Background: an optimization exercise with open tools, aiming at small area and a short achievable clock period. Do not read the settings as production practice.
RTL that was checked went through simulation tests only; none was proved equivalent to the original.
Not every run is shown, and edits may drop behaviour that the tests do not exercise.
No functional check of the RTL was part of run 2.

**Run 1: signal wires by layer**

Two of the layers only.
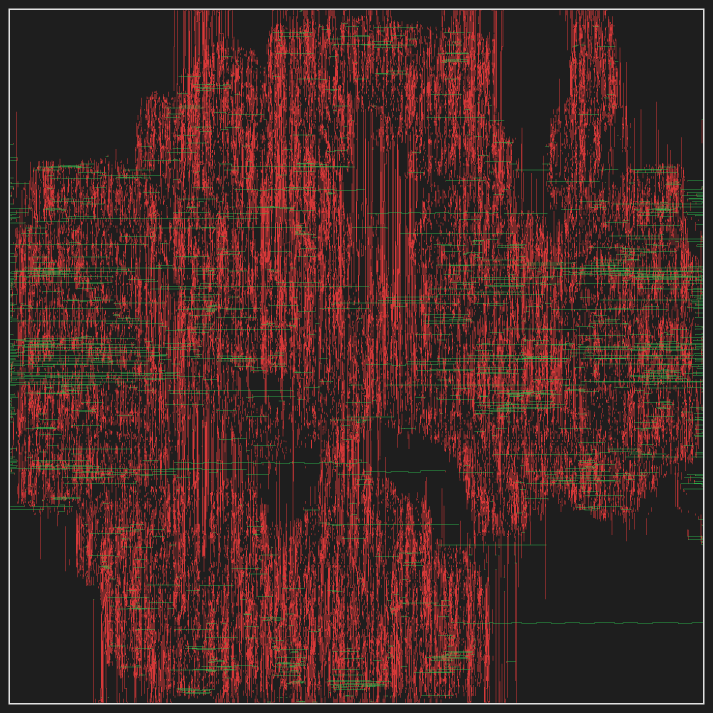
**Run 1: pin map**

Bar = 200 µm. Pins as bars across the die edge, other pins in grey.
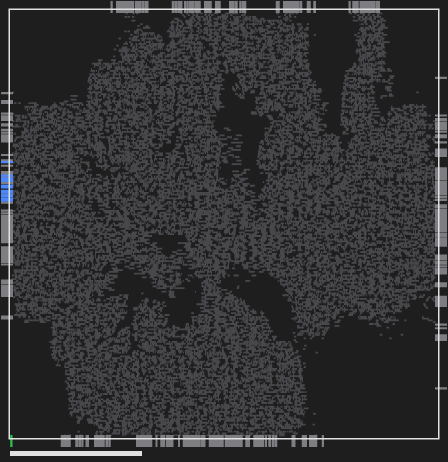
**Run 1: routing congestion**

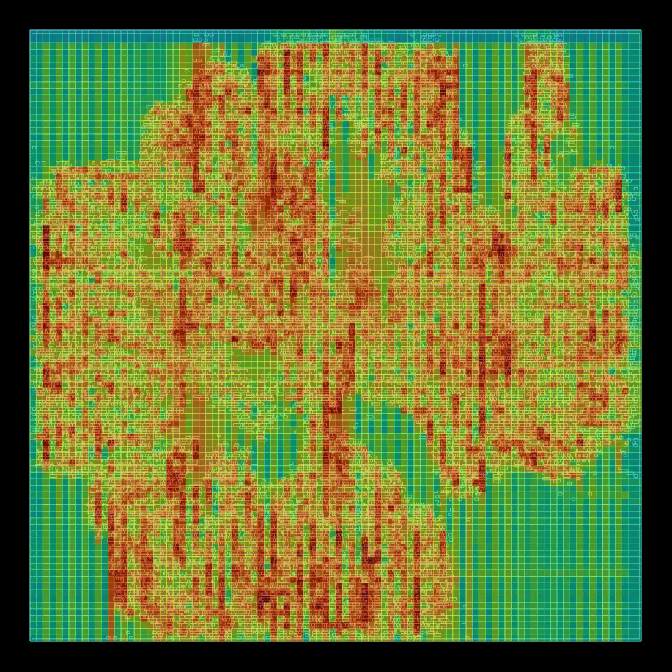
### flow/design.v
module fir_filter #(
    parameter coeff_width = 16,
    parameter input_width = 16,
    parameter output_width = 16,
    parameter internal_width = 16
) (    
    input                                   aclk,
    input[input_width-1:0]                  s_axis_tdata,
    input                                   s_axis_tlast,
    input                                   s_axis_tvalid,
    output                                  s_axis_tready,
    output[output_width-1:0]                m_axis_tdata,
    output reg                              m_axis_tlast,
    output reg                              m_axis_tvalid,
    input                                   m_axis_tready,
    input                                   rst_i,    
    input signed[coeff_width-1:0]           b0_i,
    input signed[coeff_width-1:0]           b1_i,
    input signed[coeff_width-1:0]           b2_i,
    input signed[coeff_width-1:0]           b3_i,
    input signed[coeff_width-1:0]           b4_i,
    input signed[coeff_width-1:0]           b5_i,
    input signed[coeff_width-1:0]           b6_i,
    input signed[coeff_width-1:0]           b7_i,
    input signed[coeff_width-1:0]           b8_i,
    input signed[coeff_width-1:0]           b9_i,
    input signed[coeff_width-1:0]           b10_i,
    input signed[coeff_width-1:0]           b11_i,
    input signed[coeff_width-1:0]           b12_i,
    input signed[coeff_width-1:0]           b13_i,
    input signed[coeff_width-1:0]           b14_i,
    input signed[coeff_width-1:0]           b15_i,
    input signed[coeff_width-1:0]           b16_i,
    input signed[coeff_width-1:0]           b17_i,
    input signed[coeff_width-1:0]           b18_i,
    input signed[coeff_width-1:0]           b19_i,
    input signed[coeff_width-1:0]           b20_i,
    input signed[coeff_width-1:0]           b21_i,
    input signed[coeff_width-1:0]           b22_i,
    input signed[coeff_width-1:0]           b23_i,
    input signed[coeff_width-1:0]           b24_i,
    input signed[coeff_width-1:0]           b25_i,
    input signed[coeff_width-1:0]           b26_i,
    input signed[coeff_width-1:0]           b27_i,
    input signed[coeff_width-1:0]           b28_i,
    input signed[coeff_width-1:0]           b29_i,
    input signed[coeff_width-1:0]           b30_i
);
    reg signed[internal_width-1:0] pipe0, pipe1, pipe2, pipe3, pipe4, pipe5, pipe6, pipe7, pipe8, pipe9, pipe10, 
                                pipe11, pipe12, pipe13, pipe14, pipe15, pipe16, pipe17, pipe18, pipe19, pipe20,
                                pipe21, pipe22, pipe23, pipe24, pipe25, pipe26, pipe27, pipe28, pipe29, pipe30;
    reg signed[internal_width + internal_width:0] acc0, acc1, acc2, acc3, acc4, acc5, acc6, acc7, acc8, acc9, acc10, 
                                                acc11, acc12, acc13, acc14, acc15, acc16, acc17, acc18, acc19, acc20,
                                                acc21, acc22, acc23, acc24, acc25, acc26, acc27, acc28, acc29, acc30;
    assign s_axis_tready = 1'b1;
    reg valid_d, last_d;
    always @(posedge aclk) begin
        if(rst_i) begin
            valid_d <= 0;
            last_d <= 0;
            m_axis_tvalid <= 0;
            m_axis_tlast <= 0;
        end
        else begin
            valid_d <= s_axis_tvalid;
            last_d <= s_axis_tlast;
            m_axis_tvalid <= valid_d;
            m_axis_tlast <= last_d;
        end
    end
    always @(posedge aclk) begin
        if(rst_i) begin 
            pipe0 <= 0;
            pipe1 <= 0;
            pipe2 <= 0;
            pipe3 <= 0;
            pipe4 <= 0;
            pipe5 <= 0;
            pipe6 <= 0;
            pipe7 <= 0;
            pipe8 <= 0;
            pipe9 <= 0;
            pipe10 <= 0;
            pipe11 <= 0;
            pipe12 <= 0;
            pipe13 <= 0;
            pipe14 <= 0;
            pipe15 <= 0;
            pipe16 <= 0;
            pipe17 <= 0;
            pipe18 <= 0;
            pipe19 <= 0;
            pipe20 <= 0;
            pipe21 <= 0;
            pipe22 <= 0;
            pipe23 <= 0;
            pipe24 <= 0;
            pipe25 <= 0;
            pipe26 <= 0;
            pipe27 <= 0;
            pipe28 <= 0;
            pipe29 <= 0;
            pipe30 <= 0;
        end
        else if(s_axis_tvalid) begin
            pipe0 <= s_axis_tdata;
            pipe1 <= pipe0;
            pipe2 <= pipe1;
            pipe3 <= pipe2;
            pipe4 <= pipe3;
            pipe5 <= pipe4;
            pipe6 <= pipe5;
            pipe7 <= pipe6;
            pipe8 <= pipe7;
            pipe9 <= pipe8;
            pipe10 <= pipe9;
            pipe11 <= pipe10;
            pipe12 <= pipe11;
            pipe13 <= pipe12;
            pipe14 <= pipe13;
            pipe15 <= pipe14;
            pipe16 <= pipe15;
            pipe17 <= pipe16;
            pipe18 <= pipe17;
            pipe19 <= pipe18;
            pipe20 <= pipe19;
            pipe21 <= pipe20;
            pipe22 <= pipe21;
            pipe23 <= pipe22;
            pipe24 <= pipe23;
            pipe25 <= pipe24;
            pipe26 <= pipe25;
            pipe27 <= pipe26;
            pipe28 <= pipe27;
            pipe29 <= pipe28;
            pipe30 <= pipe29;
        end
    end
    always @(posedge aclk) begin
        acc0 <= b0_i * pipe0;
        acc1 <= b1_i * pipe1;
        acc2 <= b2_i * pipe2;
        acc3 <= b3_i * pipe3;
        acc4 <= b4_i * pipe4;
        acc5 <= b5_i * pipe5;
        acc6 <= b6_i * pipe6;
        acc7 <= b7_i * pipe7;
        acc8 <= b8_i * pipe8;
        acc9 <= b9_i * pipe9;
        acc10 <= b10_i * pipe10;
        acc11 <= b11_i * pipe11;
        acc12 <= b12_i * pipe12;
        acc13 <= b13_i * pipe13;
        acc14 <= b14_i * pipe14;
        acc15 <= b15_i * pipe15;
        acc16 <= b16_i * pipe16;
        acc17 <= b17_i * pipe17;
        acc18 <= b18_i * pipe18;
        acc19 <= b19_i * pipe19;
        acc20 <= b20_i * pipe20;
        acc21 <= b21_i * pipe21;
        acc22 <= b22_i * pipe22;
        acc23 <= b23_i * pipe23;
        acc24 <= b24_i * pipe24;
        acc25 <= b25_i * pipe25;
        acc26 <= b26_i * pipe26;
        acc27 <= b27_i * pipe27;
        acc28 <= b28_i * pipe28;
        acc29 <= b29_i * pipe29;
        acc30 <= b30_i * pipe30;
    end
    assign m_axis_tdata = acc0 + acc1 + acc2 + acc3 + acc4 + acc5 + acc6 + acc7 + acc8 + acc9 + acc10 
                        + acc11 + acc12 + acc13 + acc14 + acc15 + acc16 + acc17 + acc18 + acc19 + acc20
                        + acc21 + acc22 + acc23 + acc24 + acc25 + acc26 + acc27 + acc28 + acc29 + acc30; 
endmodule
### flow/run.sh
#!/bin/bash
# synth_recipe.tcl (not shown) runs the flow's synth.tcl, then flattens the netlist and writes it again
# the make line also repeats each setting of config.mk as NAME=value (left out here)
make -C /OpenROAD-flow-scripts/flow DESIGN_CONFIG=/design/flow/config.mk WORK_HOME=/design/flow/orfs CLKGATE_MAP_FILE= SYNTH_SCRIPT=/design/flow/synth_recipe.tcl finish
### flow/config.mk
export PLATFORM = sky130hd
export DESIGN_NAME = fir_filter
export DESIGN_NICKNAME = fir_filter
export VERILOG_FILES = /design/flow/design.v
export SDC_FILE = /design/flow/constraint.sdc
export NUM_CORES = 4
export LEC_CHECK = 0
export CAP_MARGIN = 20
export CORE_MARGIN = 2
export CORE_UTILIZATION = 40
export SLEW_MARGIN = 20
### flow/constraint.sdc
create_clock -name core_clock -period 10.0 [get_ports {aclk}]
set_input_delay 2.0000 -clock core_clock [delete_from_list [all_inputs] [get_ports {aclk}]]
set_output_delay 2.0000 -clock core_clock [all_outputs]
set_load 0.01 [all_outputs]
==> flow_results.org, run 1 <==
** Synthesis
- Most numerous cell in the Yosys netlist :: sky130_fd_sc_hd__inv_1
- By area, the combinational part of the netlist is dominated by adder cells.
- Sequential cells were found to cover 12.0% of the synthesized design area.
- Post-synthesis instance total :: 18500
- In this run, distinct cell masters in the synthesized netlist total 48.
- The synthesized netlist devotes roughly 15% of its cell area to simple gates.
- Mean instance size in the synthesized netlist :: 8.98 µm²
- Top cells by area in the synthesized netlist :: sky130_fd_sc_hd__fa_1 (34%), sky130_fd_sc_hd__ha_1 (14%), sky130_fd_sc_hd__dfxtp_1 (12%)
- Of the total synthesized cell area, the portion taken by full adders, half adders and majority gates is roughly half.
- Net count after synthesis :: approximately 24000
- Number of enable-type register cells in the synthesized netlist :: 0
- The synthesized netlist devotes 2.35% of its cell area to compound gates.
- Share of Yosys cell area claimed by the top area cell type :: 34.4%
- Multiplexer fraction of the synthesized cell area :: 2.99%
- Post-synth top flop :: sky130_fd_sc_hd__dfxtp_1

** Routing
- Summed over all layers, the routed wires come to 470000 µm.
- The first detailed-routing pass ran for 7 iterations.
- Metal2 WL :: ~230000 µm
- Top Metal Used :: met5
- In the routed layout, each cell is associated on average with a via count of just under 5.
- After detailed routing, the number of remaining DRC violations is 0.
- Via count :: about 120k
- The count of nets left with antenna violations once routing finished came out at 0.
- Initial drt markers :: ~5700
- Routed met1 length :: 196000 µm
- Detail Route met3 WL :: around 25000 µm

** Setup path
- Crit Reg-Reg Endpoint :: acc29[15]
- Crit. path cell count :: 22
- Walking the worst path, the cells encountered are inv_1, fa_1, inv_1, fa_1, inv_1, fa_1, inv_1, fa_1, inv_1, fa_1, fa_1, fa_1, fa_1, inv_1, ha_1, or4_1, nand4_1, and4b_4, a21oi_4, a31oi_4, xnor2_4, clkdlybuf4s15_1.
- Most frequent cell on the critical path :: sky130_fd_sc_hd__fa_1
- WP buf/inv :: 7
- Measured in cells, the most critical reg-to-reg path has a length of 19.
- For this design, the slowest cell found on the critical path is sky130_fd_sc_hd__fa_1.
- Crit start category :: register
- Grouping stages by cell kind, the critical path spends the most delay in adder cells.
- STA classifies the critical path endpoint as an output port.
- Stage delay of the slowest cell on the critical path :: 580 ps

** Clock tree
- In this run, CTS created clock tree buffers numbering roughly 140.
- Number of cells upsized or downsized after cts :: 11
- The clock passes through at most 4 buffers.
- In this run the number of H-tree levels came out at 4.
- Counting every sink on the clock net gives 996.
- CTS Hold Bufs :: 0
- Post-CTS clock slew at the launch and capture registers of the worst setup and hold paths :: 60 ps
- Post-CTS timing repair inserted 0 buffers for setup.

** Timing
- Hold slack final :: 434 ps
- Final min period :: about 9700 ps
- Setup violation total in the final timing report :: 0
- Layout Skew :: 100 ps
- Worst slew margin :: 28.3%
- Of the available clock period, the critical path in the final layout requires 97.0%.
- Derived from the worst setup path, the maximum achievable clock frequency is 103 MHz.
- The count of endpoints failing hold in the final timing report is 0.
- At the pin with the least slew margin, the transition time is 1080 ps.
- Number of max-slew violations in the final report :: 0

** Layout
- Flip-flop and latch area :: ~20000 µm²
- Most frequent cells in the layout :: sky130_fd_sc_hd__inv_1 (4395), sky130_fd_sc_hd__fa_1 (2857), sky130_fd_sc_hd__nand2_1 (2344)
- Fraction of the core area covered by cells at the end of the flow :: 43.8%
- Layout net count :: 23900
- From synthesis to final layout, the design area changed by 9.09%.
- For this run, the number of standard cells in the final layout without fillers is between 20000 and 25000.
- The library cell used most frequently in the layout, excluding fill and tap cells, is sky130_fd_sc_hd__inv_1.
- Summing all multi-input logic gate instances after layout gives 127000 µm².
- Counting the fill cells in the layout gives 40700.

** Global routing
- Global routing finished with a remaining overflow of 0.
- Antenna violations before repair :: approximately 110
- Via count of the first global-routing pass :: 125000
- Maximum number of pins on one net before global-route repair :: 163
- Met3 track utilization from global routing :: about 3.3%

** Hold path
- Worst hold-check path type :: register to register
- Endpoint with the worst hold slack :: m_axis_tvalid
- Hold path start :: valid_d
- Hold Path Cell Cnt :: 1

** Outcome
- Run status :: timing/DRC/antenna clean

** Run
- # Max-Cap Violations :: 0

** Floorplan
- During I/O placement, the number of pins put on the boundary was 536.
- The floorplan step set the die width to 648 µm.
- Number of rows in the core area :: 236
- Die area :: 420000 µm²
- Area of the placeable core :: approximately 410000 µm²

** Place
- The congestion estimate from routability-driven global placement came to 0.911.
- Number of placed cells counting well taps :: roughly 24000
About 'signal wires by layer':
met2 -> red  # wire length 230 mm
met3 -> green  # wire length 24.6 mm

About 'pin map':
m_axis_tready -> green  # pins 1, direction input, edge bottom
b19_i -> blue  # pins 16, direction input, edge left
all pins by edge = 165 bottom, 140 top, 117 right, 114 left

About 'routing congestion':
overall track demand over capacity in global routing: 22.9%
layer carrying the most global-route usage: met2
per-cell routed wire length: 19.4 µm
global-route track usage on met2: 39.8%

run 1: metrics by stage:
stage / worst slack, ps / cell area (µm²)
2_1_floorplan: 1660 / 166000
3_3_place_gp: 339 / 176000
3_5_place_dp: 325 / 176000
4_1_cts: 22.9 / 181000
5_1_grt: 0.00711 / 181000
6_report: 299 / 181000
run 1: how the worst max path moves through the flow:
stage | startpoint | to | slack, ps
3_3_place_gp | acc21[7] | m_axis_tdata[15] | 340
6_report | acc21[7] | m_axis_tdata[15] | 300
4_1_cts | acc21[2] | m_axis_tdata[14] | 20
5_1_grt | acc21[2] | m_axis_tdata[14] | 0.007
2_1_floorplan | acc21[2] | m_axis_tdata[14] | 1660
3_5_place_dp | acc21[7] | m_axis_tdata[15] | 330
run 1: final cells by class:
type	count	area share, %
antenna	77	0.106
clock buffer	179	2.19
clock inverter	74	0.504
inverter	4398	9.11
multi-input combinational	12500	70.2
sequential	996	11.0
tap	5474	3.78
timing repair buffer	565	3.13
## Run 2: large edit since run 1, in outline
flow/design.v: 175 -> 9746 lines; modules unchanged: 0
  fir_filter: edited, 175 -> 9739 lines
  fir_fa: new, 4 lines
  fir_pp: new, 3 lines
==> module fir_fa as of run 2 <==
module fir_fa (input a, input b, input c, output s, output co);
    assign s = a ^ b ^ c;
    assign co = (a & b) | (a & c) | (b & c);
endmodule
==> module fir_pp as of run 2 <==
module fir_pp (input a, input b, input c, input d, input e, input f, output y);
    assign y = ~((a & b) | (c & d) | (e & f));
endmodule
--- a/flow/config.mk
+++ b/flow/config.mk
@@ -6,6 +6,8 @@
 export NUM_CORES = 4
 export LEC_CHECK = 0
+export ABC_CLOCK_PERIOD_IN_PS = 3000
 export CAP_MARGIN = 20
 export CORE_MARGIN = 2
 export CORE_UTILIZATION = 40
 export SLEW_MARGIN = 20
+export SYNTH_HIERARCHICAL = 1
**Run 2: signal wires by layer**

Two of the layers only.
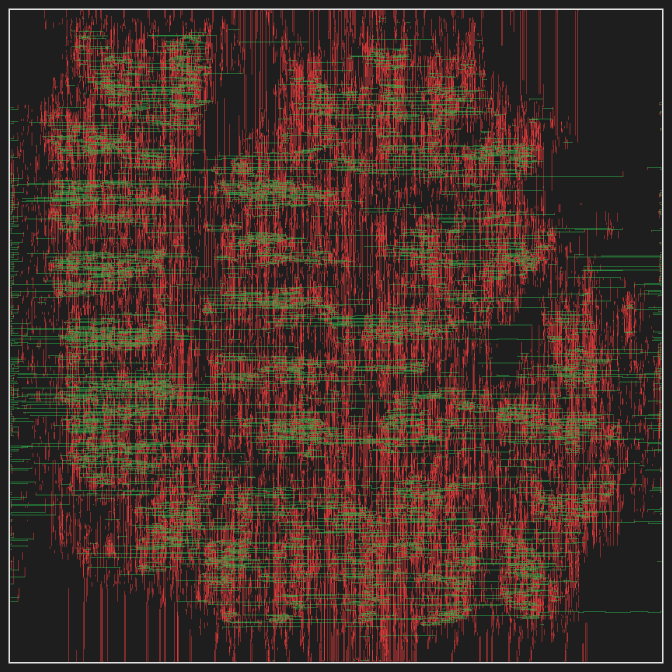
met2 -> red  # wire length 179 mm
met3 -> green  # wire length 57.5 mm

==> run 2 against run 1 <==
Effect of this change: die area is 37% lower; utilization is 2.9 points higher; wire length is 13% lower; clock skew is 40 ps lower.
==> flow_results.org, run 2 <==
** Timing
- The worst-case headroom to the max-slew limit is 22.1% (-6.1 points).
- Number of max-slew violations in the final report :: 0 (unchanged)
- Setup violation total in the final timing report :: 0 (unchanged)
- The final clock skew came to 60.7 ps (-39.6 ps).
- Slew @ Worst Pin :: 1170 ps (+92.0 ps)
- The minimum setup slack in the final design came to 2000 ps (+1700 ps).
- Post-route clock period utilization :: 80.0% (-17 points)
- FMAX :: 125 MHz (+21%)

** Layout
- Most frequent cells in the layout :: sky130_fd_sc_hd__a222oi_1 (1984), sky130_fd_sc_hd__fa_1 (1973), sky130_fd_sc_hd__dfxtp_1 (1457)
- Area growth from synthesis to layout :: 16.5%
- The post-route standard cell area excluding fillers came to 121000 µm² (-33%).
- Layout net count :: 10700 (-55%)
- Most frequent standard cell in the layout excluding fill and tap cells :: sky130_fd_sc_hd__a222oi_1

** Global routing
- Via count of the first global-routing pass :: 92300 (-26%)
- The maximum number of pins on one net before global-route repair was 202 (+24%).
- Antenna violations before repair :: 60 (-47%)
- The total overflow reported by the global router came to 0 (unchanged).

** Routing
- # DRC :: 0 (unchanged)
- Drt first pass iters :: 15 (+8)
- Via count :: 88000 (-25%)

** Hold path
- The worst hold path terminates at m_axis_tlast.
- Hold path start :: ly
- Worst hold-check path type :: register to register

** Synthesis
- Top cells by area in the synthesized netlist :: sky130_fd_sc_hd__fa_1 (38%), sky130_fd_sc_hd__dfxtp_1 (29%), sky130_fd_sc_hd__a222oi_1 (19%)
- Post-synth top flop :: sky130_fd_sc_hd__dfxtp_1
- Share of Yosys cell area claimed by the top area cell type :: 38.0% (+3.5 points)
- The distinct cell type count of the synthesized netlist was 48 (unchanged).
- Post-synthesis instance total :: 7543 (-59%)
- The average cell area after synthesis is 13.8 µm² (+54%).
- The number of enable flip-flop cells after synthesis is 0 (unchanged).
- The post-synthesis share of cell area spent on full adders, half adders and majority gates is 38.2% (-11 points).
- By instance count, the leading cell after synthesis is sky130_fd_sc_hd__a222oi_1.
- The area share of and/or/nand/nor cells after synthesis was 4.78% (-10 points).
- By area, the combinational part of the netlist is dominated by adder cells.

** Outcome
- Run status :: timing/DRC/antenna clean

** Floorplan
- Die boundary width :: 514 µm (-21%)
- The total number of placement rows is 187 (-21%).
- The die footprint came to 264000 µm² (-37%).

** Setup path
- The path length in cells of the critical path was 17 (-23%).
- For this design, the slowest cell found on the critical path is sky130_fd_sc_hd__dfxtp_4.
- The cell depth of the worst flop-to-flop path was 17 (-2).
- Counting stages on the worst path, the most repeated cell is sky130_fd_sc_hd__fa_1.
- Stage delay of the slowest cell on the critical path :: 970 ps (+390 ps)
- Crit path launch :: xr[2]
- In this run the worst setup path terminates at st10_15_0.
- In this run the critical register-to-register path is captured at st10_15_0.

** Clock tree
- The post-CTS setup-driven buffer insertion count is 0 (unchanged).
- Clk buf depth :: 3 (-1)
- The depth of the CTS H-tree came to 4 (unchanged).
- The count of instances resized after the clock tree is built was 0 (-11).
- The number of buffers created by CTS was 176 (+22%).
- CTS Hold Bufs :: 0 (unchanged)

** Place
- Final weighted congestion in routability-driven placement :: 0.891 (-2.2%)
- The cell area after placement is 115000 µm² (-35%).
**Run 2: routing congestion**

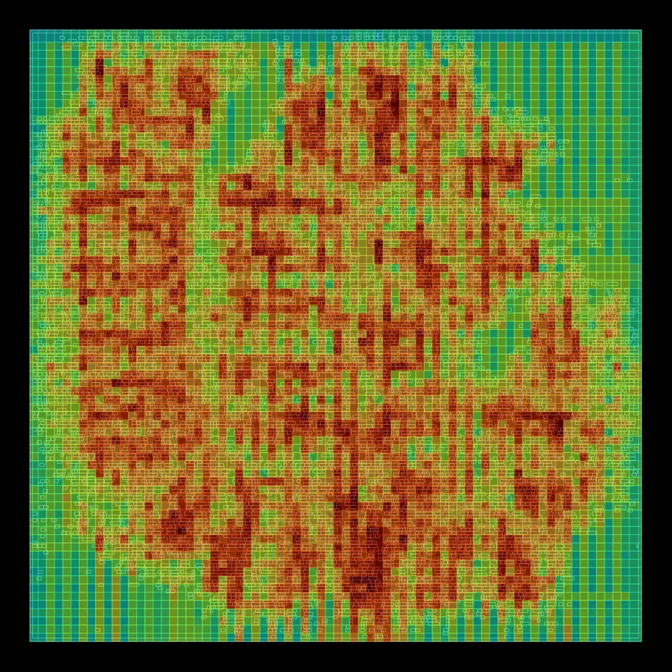
met3 track utilization from global routing: 9.57%
fraction of the core area covered by cells at the end of the flow: 46.8%
per-cell routed wire length: 34.7 µm
overall track demand over capacity in global routing: 30.3%

[run 2: changes by cell type after synthesis, sizes merged, moves of 1103 or more]
| cell | delta |
|---|---|
| a222oi | +1984 |
| ha | -1900 |
| nand2 | -2338 |
| xnor2 | -1103 |
| inv | -4377 |
| and2 | -1733 |
[run 2: layer usage]
metal / wire, µm / vias up
met4: 22900 / 31
met2: 179000 / 7710
met1: 151000 / 44800
met5: 272 / -
li1: - / 34200
met3: 57500 / 1304
[run 2: cell type report]
cell class | instances | area, µm² | area share, %
multi-input cells | 5780 | 73100 | 60.4
flip-flops and latches | 1491 | 30000 | 24.7
repair buffers | 761 | 7480 | 6.18
clock buffers | 220 | 4810 | 3.97
well taps | 3402 | 4260 | 3.51
clock inverters | 106 | 1310 | 1.08
diodes | 34 | 85.1 | 0.0702
inverters | 21 | 78.8 | 0.0651
[run 2: through the flow]
stage,std cells,hold slack [ps]
3_3_place_gp,11500,311
6_report,11800,326
5_1_grt,11800,341
4_1_cts,11800,329
2_1_floorplan,7543,310
3_5_place_dp,11500,315

==> separate check: timing with driven ports <==
Ports are ideal in the flow. The routed layouts listed here were re-timed in OpenROAD.
Step 1, drivers: a clkbuf_16 drives aclk and a buf_2 each remaining input, both assumed.
Step 2 times the ports against the registers' clock, not the clock port: input delays grow and output delays shrink by t, the midpoint of the rising clock arrivals with the driver on.
Three values: no drivers, after step 1, after step 2; two values: the first two.
run	t, ns	setup slack, ns	worst slew at a driven data input, ns
run 1	0.950	0.299 / 0.191 / 1.142	0.41
run 2	0.924	2.004 / 2.004 / 2.004	0.24
After both steps setup and hold are still met in every run listed.
